Context: an optimization exercise on an open-source flow, tuned for small area. The choices shown serve that exercise and are no tape-out recipe. Function was checked by simulation only, so behaviour that the tests miss may differ from the original. Power is estimated from default activity; no workload was simulated.

--- flow/design.v ---
`default_nettype none
module program_ev(
    input wire [3:0] opcode,  
    input [5:0] pc,  
    input [3:0] sp,  
    input [7:0] top,  
    input [7:0] btop,  
    input [7:0] pmem_in,  
    output reg [5:0] pc_plus,  
    output reg [3:0] sp_min,  
    output reg [7:0] sp_w_cnt,  
    output reg [7:0] new_top,  
    output reg [7:0] new_btop,  
    output reg pmem_we,  
    output reg pmem_d_type,  
    output reg [7:0] pmem_out,  
    output reg [5:0] pmem_w_addr,  
    output reg sleep,  
    output reg stop  
);
always @(*) begin
    pc_plus = pc+8'h1;
    sp_min = sp;
    sp_w_cnt = 2'h0;
    new_top = 8'dx;
    new_btop = 8'dx;
    pmem_we = 1'b0;
    pmem_d_type = 1'b0;
    pmem_w_addr = 8'dx;
    pmem_out = 8'dx;
    sleep = 0;
    stop = 0;
    case (opcode)
    4'h0: begin  
        new_top = btop + top;
        sp_w_cnt = 1;
        sp_min = sp - 1;
    end
    4'h1: begin  
        new_top = btop - top;
        sp_w_cnt = 1;
        sp_min = sp - 1;
    end
    4'h2: begin  
        new_top = btop & top;
        sp_w_cnt = 1;
        sp_min = sp - 1;
    end
    4'h3: begin  
        new_top = btop | top;
        sp_w_cnt = 1;
        sp_min = sp - 1;
    end
    4'h4: begin  
        new_top = btop ^ top;
        sp_w_cnt = 1;
        sp_min = sp - 1;
    end
    4'h5: begin  
        new_top = !top;
        sp_min = sp - 1;
    end
    4'h6: begin  
        pc_plus = top;
        sp_min = sp - 1;
    end
    4'h7: begin  
        pmem_we = 1'b1;
        pmem_d_type = 1'b0;
        pmem_w_addr = top;
        pmem_out = btop;
        sp_min = sp - 2;
    end
    4'h8: begin  
        new_top = pmem_in;
        sp_w_cnt = 1;
    end
    4'h9: begin  
        new_top = btop;
        sp_w_cnt = 1;
    end
    4'hA: begin 
        new_top = top;
        sp_w_cnt = 1;
        sp_min = sp + 1;
    end
    4'hB: begin 
        new_top = btop;
        new_btop = top;
        sp_w_cnt = 2;
    end
    4'hC: begin 
        sp_min = sp - 2;
    end
    4'hE: sleep = 1'b1;  
    4'hF: stop = 1'b1;
    default: begin
        new_top = opcode;
        sp_w_cnt = 1;
        sp_min = sp + 1;
      end
    endcase
end
endmodule
`default_nettype none
module pmem_io (
    input wire reset,
    input wire clock,
    input wire select,
    input wire [7:0] addr,
    input wire [7:0] data_in,
    input wire write,
    output reg [7:0] data_out,
    output reg data_ready,
    input  wire [7:0] io_in,
    output reg  [7:0] io_out,
    output reg  [7:0] io_oeb    
);
  localparam REG_PIN = 8'h36;
  localparam REG_DDR = 8'h37;
  localparam REG_PORT = 8'h38;
  reg past_write;
  always @(posedge clock) begin
    if (reset) begin
      io_out <= 8'b00000000;
      io_oeb <= 8'b11111111;
      data_out <= 8'b0;
      data_ready <= 1'b0;
      past_write <= 1'b0;
    end else begin
      past_write <= select & write;
      if (select) begin
        data_out   <= 8'b0;
        data_ready <= 1'b1;
        case (addr)
          REG_PIN: begin
            if (write) begin
              if (!past_write) io_out <= io_out ^ data_in;
            end else begin
              data_out <= io_in;
            end
          end
          REG_DDR: begin
            if (write) begin
              io_oeb <= ~data_in;
            end else begin
              data_out <= ~io_oeb;
            end
          end
          REG_PORT: begin
            if (write) begin
              io_out <= data_in;
            end else begin
              data_out <= io_out;
            end
          end
        endcase
      end else data_ready <= 1'b0;
    end
  end
endmodule
`default_nettype none
module pmem_dff (
    input wire reset,
    input wire clock,
    input wire select,
    input wire [7:0] addr,
    input wire [7:0] data_in,
    input wire memory_type_data,
    input wire write,
    output reg [7:0] data_out,
    output reg data_ready
);
  localparam code_size = 32;
  localparam data_size = 8;
  reg [7:0] code_mem[code_size-1:0];
  reg [7:0] data_mem[data_size-1:0];
  reg [1:0] cycles;
  integer i;
  always @(posedge clock) begin
    if (reset) begin
      cycles <= 0;
      data_ready <= 0;
      for (i = 0; i < code_size; i++) code_mem[i] = 0;
      for (i = 0; i < data_size; i++) data_mem[i] = 0;
    end else begin
      if (!select) begin
        data_out   <= 8'bx;
        data_ready <= 1'b0;
      end else if (cycles > 0) begin
        cycles <= cycles - 1;
      end else begin
        data_ready <= 1'b1;
        if (write) begin
          if (memory_type_data && addr < data_size) begin
            data_mem[addr] <= data_in;
          end else if (!memory_type_data && addr < code_size) begin
            code_mem[addr] <= data_in;
          end
        end else begin
          data_out <= 8'b0;
          if (memory_type_data && addr < data_size) begin
            data_out <= data_mem[addr];
          end else if (!memory_type_data && addr < code_size) begin
            data_out <= code_mem[addr];
          end
        end
      end
    end
  end
  endmodule
`default_nettype none
module pmem (
    input wire reset,
    input wire clock,
    input wire sram_enable,
    input wire select,
    input wire [7:0] addr,
    input wire [7:0] data_in,
    input wire memory_type_data,
    input wire write,
    output reg [7:0] data_out,
    output wire data_ready,
    input  wire [7:0] io_in,
    output wire [7:0] io_out,
    output wire [7:0] io_oeb,   
    input wire [31:0] sram_dat_i,
    input wire sram_ack_i,
    output wire sram_cyc_o,
    output wire sram_stb_o,
    output wire sram_we_o,
    output wire [3:0] sram_sel_o,
    output wire [9:0] sram_addr_o,
    output wire [31:0] sram_dat_o
);
  wire code_select = select && !memory_type_data;
  wire data_select = select && memory_type_data;
  wire data_mem_select = data_select && (addr < 8'h20 || addr >= 8'h60);
  wire data_io_select = data_select && (addr >= 8'h20 && addr < 8'h60);
  wire mem_select = code_select || data_mem_select;
  wire sram_select = mem_select && sram_enable;
  wire [1:0] sram_byte_index = addr[1:0];
  assign sram_cyc_o  = sram_select;
  assign sram_stb_o  = sram_select;
  assign sram_we_o   = write;
  assign sram_sel_o  = 1 << sram_byte_index;
  assign sram_addr_o = {1'b0, data_select, addr[7:2], 2'b00};
  assign sram_dat_o  = {data_in, data_in, data_in, data_in};
  wire io_data_ready;
  wire dff_data_ready;
  assign data_ready = io_data_ready | dff_data_ready | (sram_select && sram_ack_i);
  wire [7:0] io_data_out;
  wire [7:0] dff_data_out;
  wire [7:0] sram_data_out;
  pmem_io pmem_io (
      .reset(reset),
      .clock(clock),
      .select(data_io_select),
      .addr(addr),
      .data_in(data_in),
      .write(write),
      .data_out(io_data_out),
      .data_ready(io_data_ready),
      .io_in (io_in),
      .io_out(io_out),
      .io_oeb(io_oeb)
  );
  pmem_dff pmem_dff (
      .reset(reset),
      .clock(clock),
      .select(!sram_select && mem_select),
      .addr(addr),
      .data_in(data_in),
      .memory_type_data(memory_type_data),
      .write(write),
      .data_out(dff_data_out),
      .data_ready(dff_data_ready)
  );
  always @(*) begin
    if (data_io_select) begin
      data_out = io_data_out;
    end else if (sram_enable) begin
      case (sram_byte_index)
        0: data_out = sram_dat_i[7:0];
        1: data_out = sram_dat_i[15:8];
        2: data_out = sram_dat_i[23:16];
        3: data_out = sram_dat_i[31:24];
      endcase
    end else begin
      data_out = dff_data_out;
    end
  end
endmodule
module oak8m(
  input wire reset,
  input wire clk,
  input wire i_la_write,
  input wire [6:0] i_la_addr,
  input wire [7:0] i_la_data,
  input wire i_la_wb_disable,
  output wire [31:0] la_data_out,
  input  wire        i_wb_cyc,    
  input  wire        i_wb_stb,    
  input  wire        i_wb_we,     
  input  wire [31:0] i_wb_addr,   
  input  wire [31:0] i_wb_data,   
  output wire        o_wb_ack,    
  output reg  [31:0] o_wb_data,   
 input  wire [7:0] io_in,
  output wire [7:0] io_out,
  output wire [7:0] io_oeb,   
  output wire        rambus_wb_rst_o,    
  output wire        rambus_wb_stb_o,    
  output wire        rambus_wb_cyc_o,    
  output wire        rambus_wb_we_o,     
  output wire [ 3:0] rambus_wb_sel_o,    
  output wire [31:0] rambus_wb_dat_o,    
  output wire [ 9:0] rambus_wb_addr_o,   
  input  wire        rambus_wb_ack_i,    
  input  wire [31:0] rambus_wb_dat_i,    
  output wire interrupt
);
localparam fetch = 3'b000;
localparam store = 3'b001;
localparam ex    = 3'b010;
localparam str   = 3'b011;
localparam data  = 3'b100;
localparam slp = 3'b101;
localparam REG_PC = 24'h000;
localparam REG_SP = 24'h004;
localparam REG_EXEC = 24'h008;
localparam REG_CTRL = 24'h00c;
localparam REG_CYCLES_PER_MS = 24'h010;
localparam REG_STACK_TOP = 24'h014;
localparam REG_STACK_PUSH = 24'h018;
localparam REG_INT_ENABLE = 24'h20;
localparam REG_INT = 24'h24;
localparam INTR_SLEEP = 0;
localparam INTR_STOP = 1;
localparam INTR_COUNT = 2;
reg [2:0] state;
reg [5:0] pc;
reg [3:0] sp;
reg [3:0] opcode;
reg [7:0] pmem_in;
reg [7:0] stack [15:0];
wire [5:0] pc_plus;
wire [3:0] sp_min;
wire [7:0] sp_w_cnt;
wire [7:0] new_top;
wire [7:0] new_btop;
wire pmem_we;
wire pmem_d_type;
wire [5:0] pmem_w_addr;
wire [7:0] pmem_out;
wire sleep;
wire stop;
reg [INTR_COUNT-1:0] intr;
reg [INTR_COUNT-1:0] intr_enable;
reg edge_interrupts;
wire level_interrupt = |(intr & intr_enable);
reg prev_level_interrupt;
assign interrupt = edge_interrupts ? (!prev_level_interrupt && level_interrupt) : level_interrupt;
reg single_step;
wire [3:0] top_index = sp - 1;
wire [3:0] btop_index = sp - 2;
wire [3:0] wr_index1 = sp_min - 1;
wire [3:0] wr_index2 = sp_min - 2;
wire [7:0] top = stack[top_index];  
reg sram_enable;
reg mem_select;
reg mem_type_data;
reg [7:0] mem_addr;
reg [7:0] mem_write_value;
reg mem_write_en;
wire [7:0] mem_read_value;
wire mem_data_ready;
reg [23:0] cycles_per_ms;
reg wb_read_ack;
reg wb_write_ack;
assign o_wb_ack = wb_read_ack | wb_write_ack;
wire wb_read = i_wb_stb && i_wb_cyc && !i_wb_we;
wire wb_write = i_wb_stb && i_wb_cyc && i_wb_we && !i_la_wb_disable;
wire [23:0] wb_addr = i_wb_addr[23:0];
reg prev_reg_write;
wire reg_write = wb_write | i_la_write;
wire [6:0] reg_write_addr = i_la_write ? i_la_addr : i_wb_addr[6:0];
wire [31:0] reg_write_data = i_la_write ? {24'b0, i_la_data} : i_wb_data;
assign rambus_wb_rst_o = reset;
assign la_data_out = {top, state, sp, opcode, pc};
reg [63:0] state_name;
always @(*) begin
  case (state)
    fetch: state_name <= "Fetch";
    ex: state_name <= "Execute";
    str: state_name <= "Store";
    slp: state_name <= "Sleep";
    data: state_name <= "FetchData";
    default: state_name <= "Invalid";
  endcase
end
program_ev prog(  
  .opcode(opcode),
  .pc(pc),
  .sp(sp),
  .top(top),
  .btop(stack[btop_index]),
  .pmem_in(pmem_in),
  .pc_plus(pc_plus),
  .sp_min(sp_min),
  .sp_w_cnt(sp_w_cnt),
  .new_top(new_top),
  .new_btop(new_btop),
  .pmem_we(pmem_we),
  .pmem_d_type(pmem_d_type),
  .pmem_w_addr(pmem_w_addr),
  .pmem_out(pmem_out),
  .sleep(sleep),
  .stop(stop)
);
pmem mem (
      .reset(reset),
      .clock(clk),
      .sram_enable(sram_enable),
      .select(mem_select),
      .addr(mem_addr),
      .data_in(mem_write_value),
      .memory_type_data(mem_type_data),
      .write(mem_write_en),
      .data_out(mem_read_value),
      .data_ready(mem_data_ready),
      .io_in(io_in),
      .io_out(io_out),
      .io_oeb(io_oeb),
      .sram_stb_o(rambus_wb_stb_o),
      .sram_cyc_o(rambus_wb_cyc_o),
      .sram_we_o(rambus_wb_we_o),
      .sram_sel_o(rambus_wb_sel_o),
      .sram_dat_o(rambus_wb_dat_o),
      .sram_addr_o(rambus_wb_addr_o),
      .sram_ack_i(rambus_wb_ack_i),
      .sram_dat_i(rambus_wb_dat_i)
  );
  function is_data_opcode(input [3:0] opcode);
    is_data_opcode = (opcode == 4'h7 || opcode == 4'h8);
  endfunction
  always @(posedge clk) begin
    if (reset) begin
      o_wb_data   <= 0;
      wb_read_ack <= 0;
    end else if (wb_read) begin
      o_wb_data <= 0;
      case (wb_addr)
        REG_PC: o_wb_data <= {24'b0, pc};
        REG_SP: o_wb_data <= {27'b0, sp};
        REG_EXEC: o_wb_data <= {24'b0, opcode};
        REG_CTRL: begin
          o_wb_data <= {28'b0, edge_interrupts, sram_enable, single_step, state != slp};
        end
        REG_CYCLES_PER_MS: o_wb_data <= {8'b0, cycles_per_ms};
        REG_STACK_TOP: o_wb_data <= {24'b0, top};
        REG_INT_ENABLE: o_wb_data[INTR_COUNT-1:0] <= intr_enable;
        REG_INT: o_wb_data[INTR_COUNT-1:0] <= intr;
        default: begin
          o_wb_data <= 32'b0;
        end
      endcase
      wb_read_ack <= 1;
    end else begin
      wb_read_ack <= 0;
    end
  end
  integer j;
  always @(posedge clk) begin
    if (reset) begin
      state <= slp;
      pc    <= 0;
      sp    <= 0;
      for (j = 0; j < 16; j = j + 1) stack[j] <= 0;
      opcode <= 0;
      mem_select <= 0;
      mem_write_en <= 0;
      wb_write_ack <= 0;
      prev_reg_write <= 0;
      sram_enable <= 0;
      single_step <= 0;
      intr <= 0;
      intr_enable <= 0;
      edge_interrupts <= 0;
      prev_level_interrupt <= 0;
      cycles_per_ms <= 24'd10000;   
    end else begin
      prev_reg_write <= reg_write;
      prev_level_interrupt <= level_interrupt;
      if (reg_write) begin
        case (reg_write_addr)
          REG_PC: pc <= reg_write_data[7:0];
          REG_SP: sp <= reg_write_data[4:0];
          REG_EXEC: begin
            if (state == slp) begin
              opcode = reg_write_data[7:0];
              state <= is_data_opcode(opcode) ? data : ex;
              single_step <= 1;
            end
          end
          REG_CTRL: begin
            if (reg_write_data[0] && state == slp) begin
              state <= fetch;
            end
            single_step <= reg_write_data[1];
            sram_enable <= reg_write_data[2];
            edge_interrupts <= reg_write_data[3];
          end
          REG_CYCLES_PER_MS: cycles_per_ms <= reg_write_data[23:0];
          REG_STACK_TOP: stack[top_index] <= reg_write_data[7:0];
          REG_STACK_PUSH:
          if (!prev_reg_write) begin
            stack[sp] <= reg_write_data[7:0];
            sp <= sp + 1;
          end
          REG_INT_ENABLE: intr_enable <= reg_write_data[INTR_COUNT-1:0];
          REG_INT: intr <= intr & ~reg_write_data[INTR_COUNT-1:0];
        endcase
        if (wb_write) wb_write_ack <= 1;
      end else begin
        wb_write_ack <= 0;
        case (state)
          fetch: begin
            mem_select <= 1;
            mem_type_data <= 0;
            mem_addr <= pc;
            mem_write_en <= 0;
            if (mem_select && mem_data_ready) begin
              mem_select <= 0;
              opcode = mem_read_value;
              state <= is_data_opcode(opcode) ? data : ex;
            end
          end
          data: begin
            mem_select <= 1;
            mem_type_data <= (opcode == 4'h8) ? 1'b1 : 1'b0;
            mem_addr <= top;
            mem_write_en <= 0;
            if (mem_select && mem_data_ready) begin
              mem_select <= 0;
              pmem_in <= mem_read_value;
              state <= ex;
            end
          end
          ex: begin
            pc <= pc_plus;
            sp <= sp_min;
            mem_type_data <= pmem_d_type;
            mem_addr <= pmem_w_addr;
            mem_write_value <= pmem_out;
            if (sleep) intr[INTR_SLEEP] <= 1'b1;
            if (stop) intr[INTR_STOP] <= 1'b1;
            if (sp_w_cnt == 1 || sp_w_cnt == 2) begin
              stack[wr_index1] <= new_top;
            end
            if (sp_w_cnt == 2) begin
              stack[wr_index2] <= new_btop;
            end
            if (pmem_we) begin
              state <= str;
            end else if (sleep || stop || single_step) begin
              state <= slp;
            end else begin
              state <= fetch;
            end
          end
          str: begin
            mem_select   <= 1;
            mem_write_en <= 1;
            if (mem_data_ready) begin
              mem_select <= 0;
              mem_write_en <= 0;
              state <= single_step ? slp : fetch;
            end
          end
          slp: begin
          end
          default: state <= 3'bx;
        endcase
      end
    end
  end
endmodule
--- flow/config.mk ---
export PLATFORM = sky130hd
export DESIGN_NAME = oak8m
export DESIGN_NICKNAME = oak8m
export VERILOG_FILES = /design/flow/design.v
export SDC_FILE = /design/flow/constraint.sdc
export NUM_CORES = 4
export LEC_CHECK = 0
export CAP_MARGIN = 20
export CORE_MARGIN = 2
export CORE_UTILIZATION = 40
export PLACE_DENSITY = 0.6
export SLEW_MARGIN = 20
--- flow/constraint.sdc ---
create_clock -name core_clock -period 8.0 [get_ports {clk}]
set_input_delay 1.6000 -clock core_clock [delete_from_list [all_inputs] [get_ports {clk}]]
set_output_delay 1.6000 -clock core_clock [all_outputs]
set_load 0.01 [all_outputs]
--- flow/run.sh ---
#!/bin/bash
# synth_recipe.tcl (not shown) runs the flow's synth.tcl, then flattens the netlist and writes it again
# the make line also repeats each setting of config.mk as NAME=value (left out here)
make -C /OpenROAD-flow-scripts/flow DESIGN_CONFIG=/design/flow/config.mk WORK_HOME=/design/flow/orfs CLKGATE_MAP_FILE= SYNTH_SCRIPT=/design/flow/synth_recipe.tcl finish
### M1 wires

(1.5 px per um) Supply wires on this layer in gray.
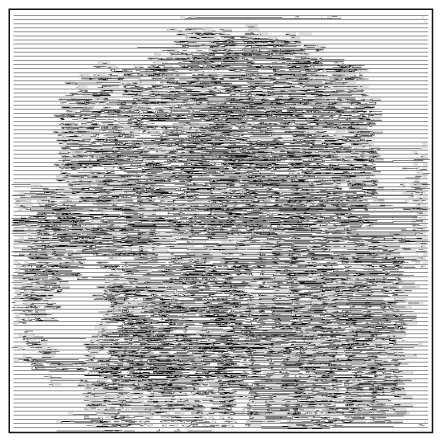
- nets with wire on the layer: 3,316
- main direction: horizontal
GR Util met1: 40.2%
via count: 27,000
Post-Route WL: 110,000 um

### M2 wires

(1.5 px per um)
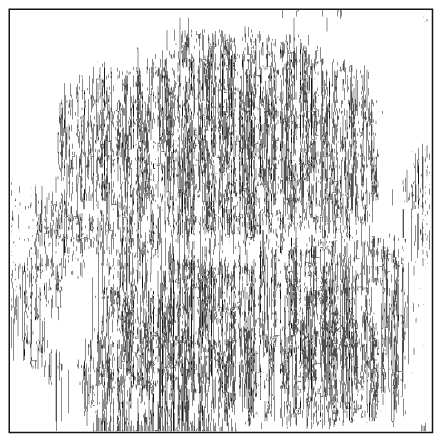
- share of all routed wire: 42%
- main direction: vertical
- nets with wire on the layer: 2,776
met2 Use GR: 39.0%

### The metal 3 layer

(1.5 px per um)
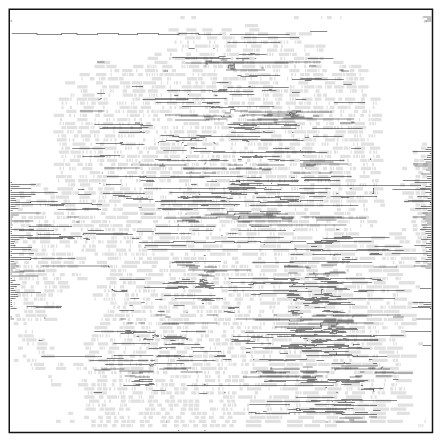
- share of all routed wire: 10%
- main direction: horizontal
- nets with wire on the layer: 539
- wire length on this layer: 11,400 um
- longest straight run: 121 um
met3 GRT Util: 5.17%

### Signal wires on met4

(1.5 px per um) Supply wires on this layer in gray.
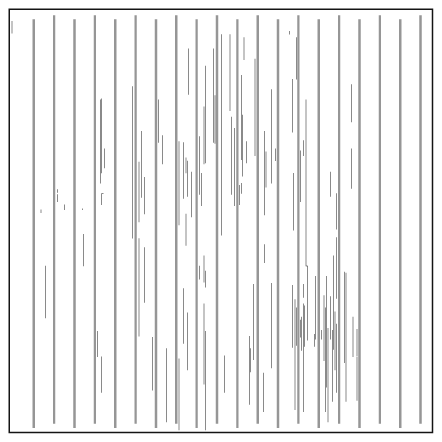
- share of all routed wire: 3.5%
- nets with wire on the layer: 80
- longest straight run: 134 um
- wire length on this layer: 3,790 um

==> impl_metrics.py <==
metrics = {
    "floorplan": {
        "rows": 101,
        "initial_core_util_pct": 40.4,
        "fp.dieArea_mm2": 0.0790,
        "ios": 259,
    },
    "cts": {
        "cts.path.max_buffers": 3,
        "cts_tree": "built",
        "clk_pin_slew_ns": 0.06,
        "root_buffer": "clkbuf_16",
        "postCtsSetupRepairBufs": 0,
        "clock_latency_ns": 0.62,
    },
    "detailed_routing": {
        "vias_per_cell": 6.04,
        "drt-initial-drc-count": 3576,
        "routedWlPerCell_um": 24.5,
        "ant_nets": 0,
        "routedLengthMet1_um": 48600,
    },
    "sta": {
        "timing.slew.headroom_pct": 24.0,
        "finalHoldViolations": 0,
        "fmax_mhz": 161,
        "period_share_pct": 77.5,
        "worst_slew_pin_slew_ns": 1.14,
        "rsz0062_at_grt": "false",
        "tns_ns": 0,
        "slew_viol_final": 0,
        "whs_ns": 0.449,
    },
    "finish": {
        "finalNetCount": 3564,
        "diodes": 0,
        "layout_commonest_cell": "nand2_1",
        "post_route_cells_drive_above_1_share_pct": 10.1,
    },
    "global_routing": {
        "grt_antenna_before_repair": 6,
        "grt_max_degree": 110,
        "grt_pass1_wl_um": 162000,
    },
    "setup_path": {
        "path_class": "reg -> reg",
        "path_buf_inv": 3,
        "cp-endpoint": "stack[13][6]",
        "cp_max_fo": 19,
        "crit_path_start_kind": "flop",
        "cp.required_ns": 8.34,
        "reg2reg_slack_ns": 1.80,
        "critPathSlowestCell": "dfxtp_4",
        "cp-startpoint": "sp[0]",
        "r2r-end": "stack[13][6]",
        "cp_num_cells": 20,
    },
    "yosys": {
        "async_reset_ff_share_pct": 0,
        "yosysMostFrequentCell": "nand2_1",
        "synth_warnings": 7,
        "synthesis.area_mm2": 0.0307,
        "synth_cell_type_count": 104,
        "ys_ff_latch": 588,
    },
    "placed_design": {
        "place_ws_ns": 1.86,
    },
    "run_status": {
        "status": "timing/DRC/antenna clean",
    },
}
[how the worst min path moves through the flow]
stage	depth (start not counted)	slack [ns]	endpoint
after detailed placement	2	0.44	cycles_per_ms[19]
after global routing	2	0.47	mem.pmem_dff.code_mem[0][0]
final	2	0.45	cycles_per_ms[14]
after CTS	2	0.45	cycles_per_ms[14]
after global placement	2	0.44	cycles_per_ms[20]
after floorplan	2	0.43	cycles_per_ms[17]
[sequential cells by signal, summed over array words and instances, names as in the netlist, 2 cells and up]
| signal | cells |
|---|---|
| mem_addr | 8 |
| opcode | 4 |
| mem.pmem_dff.data_mem | 64 |
| intr | 2 |
| cycles_per_ms | 24 |
| stack | 128 |
| pmem_in | 8 |
| mem.pmem_io.io_oeb | 8 |
| mem_write_value | 8 |
| mem.pmem_io.data_out | 8 |
| state | 3 |
| o_wb_data | 24 |
| pc | 6 |
| mem.pmem_dff.data_out | 8 |
| mem.pmem_dff.cycles | 2 |
| mem.pmem_io.io_out | 8 |
| intr_enable | 2 |
| mem.pmem_dff.code_mem | 256 |
| sp | 4 |
[final cells by class]
| cell class | count | area [um2] |
|---|---|---|
| well taps | 1030 | 1290 |
| repair buffers | 301 | 2820 |
| fillers | 7242 | 40300 |
| flip-flops and latches | 588 | 13400 |
| clock buffers | 97 | 2030 |
| multi-input cells | 2389 | 15700 |
| inverters | 52 | 195 |
| clock inverters | 20 | 307 |
[layer usage]
metal	vias to the layer above	global-route usage, %
li1	12200	-
met1	13100	40.2
met2	1448	39.0
met3	228	5.17
met4	10	10.1
met5	-	0
[power breakdown]
group	total [uW]	switching [uW]	leakage, uW	internal (uW)
Sequential	3120	36.7	0.00507	3090
Clock	3300	1290	0.00115	2010
Combinational	567	355	0.00682	212
[logic make-up after synthesis]
| logic type | synth area share, % |
|---|---|
| xor+xnor | 1.21 |
| buf+inv | 5.89 |
| flops | 43.6 |
| other cells | 0.0122 |
| fa+ha+maj | 1.57 |
| simple gates | 17.9 |
| mux | 13.1 |
| compound gates | 16.8 |
[stage by stage]
stage / cells / cell area (um2) / power, uW / util [%]
after floorplan: 3356 / 30800 / 3500 / -
after global placement: 4360 / 33300 / 3740 / 43.9
after detailed placement: 4360 / 33300 / 3740 / 43.9
after CTS: 4477 / 35700 / 7010 / 47.0
after global routing: 4477 / 35700 / 7170 / 47.0
final: 4477 / 35700 / 6990 / 47.0

==> separate check: timing with driven ports <==
The results above use ideal ports. As a check the final layout listed here was re-extracted and re-timed, cells and wires unchanged.
Step 1 (the two cells are an assumption about what drives the block):
set clk [get_ports {clk}]
set_driving_cell -lib_cell sky130_fd_sc_hd__clkbuf_16 $clk
set_driving_cell -lib_cell sky130_fd_sc_hd__buf_2 [delete_from_list [all_inputs] $clk]
Step 2 times the ports against the registers' clock, not the clock port: input delays grow and output delays shrink by t, the midpoint of the rising clock arrivals with the driver on.
Three values: no drivers, after step 1, after step 2; two values: the first two.
t (ns): 0.671
setup slack, ns: 1.799 / 1.799 / 1.665
latest minus earliest clock arrival (ns): 0.031 / 0.031
worst slew at a driven data input, ns: 0.08
After both steps setup and hold are still met in this run. The setup slack of this run moves by 0.000 ns with the drivers and by -0.134 ns with both steps.
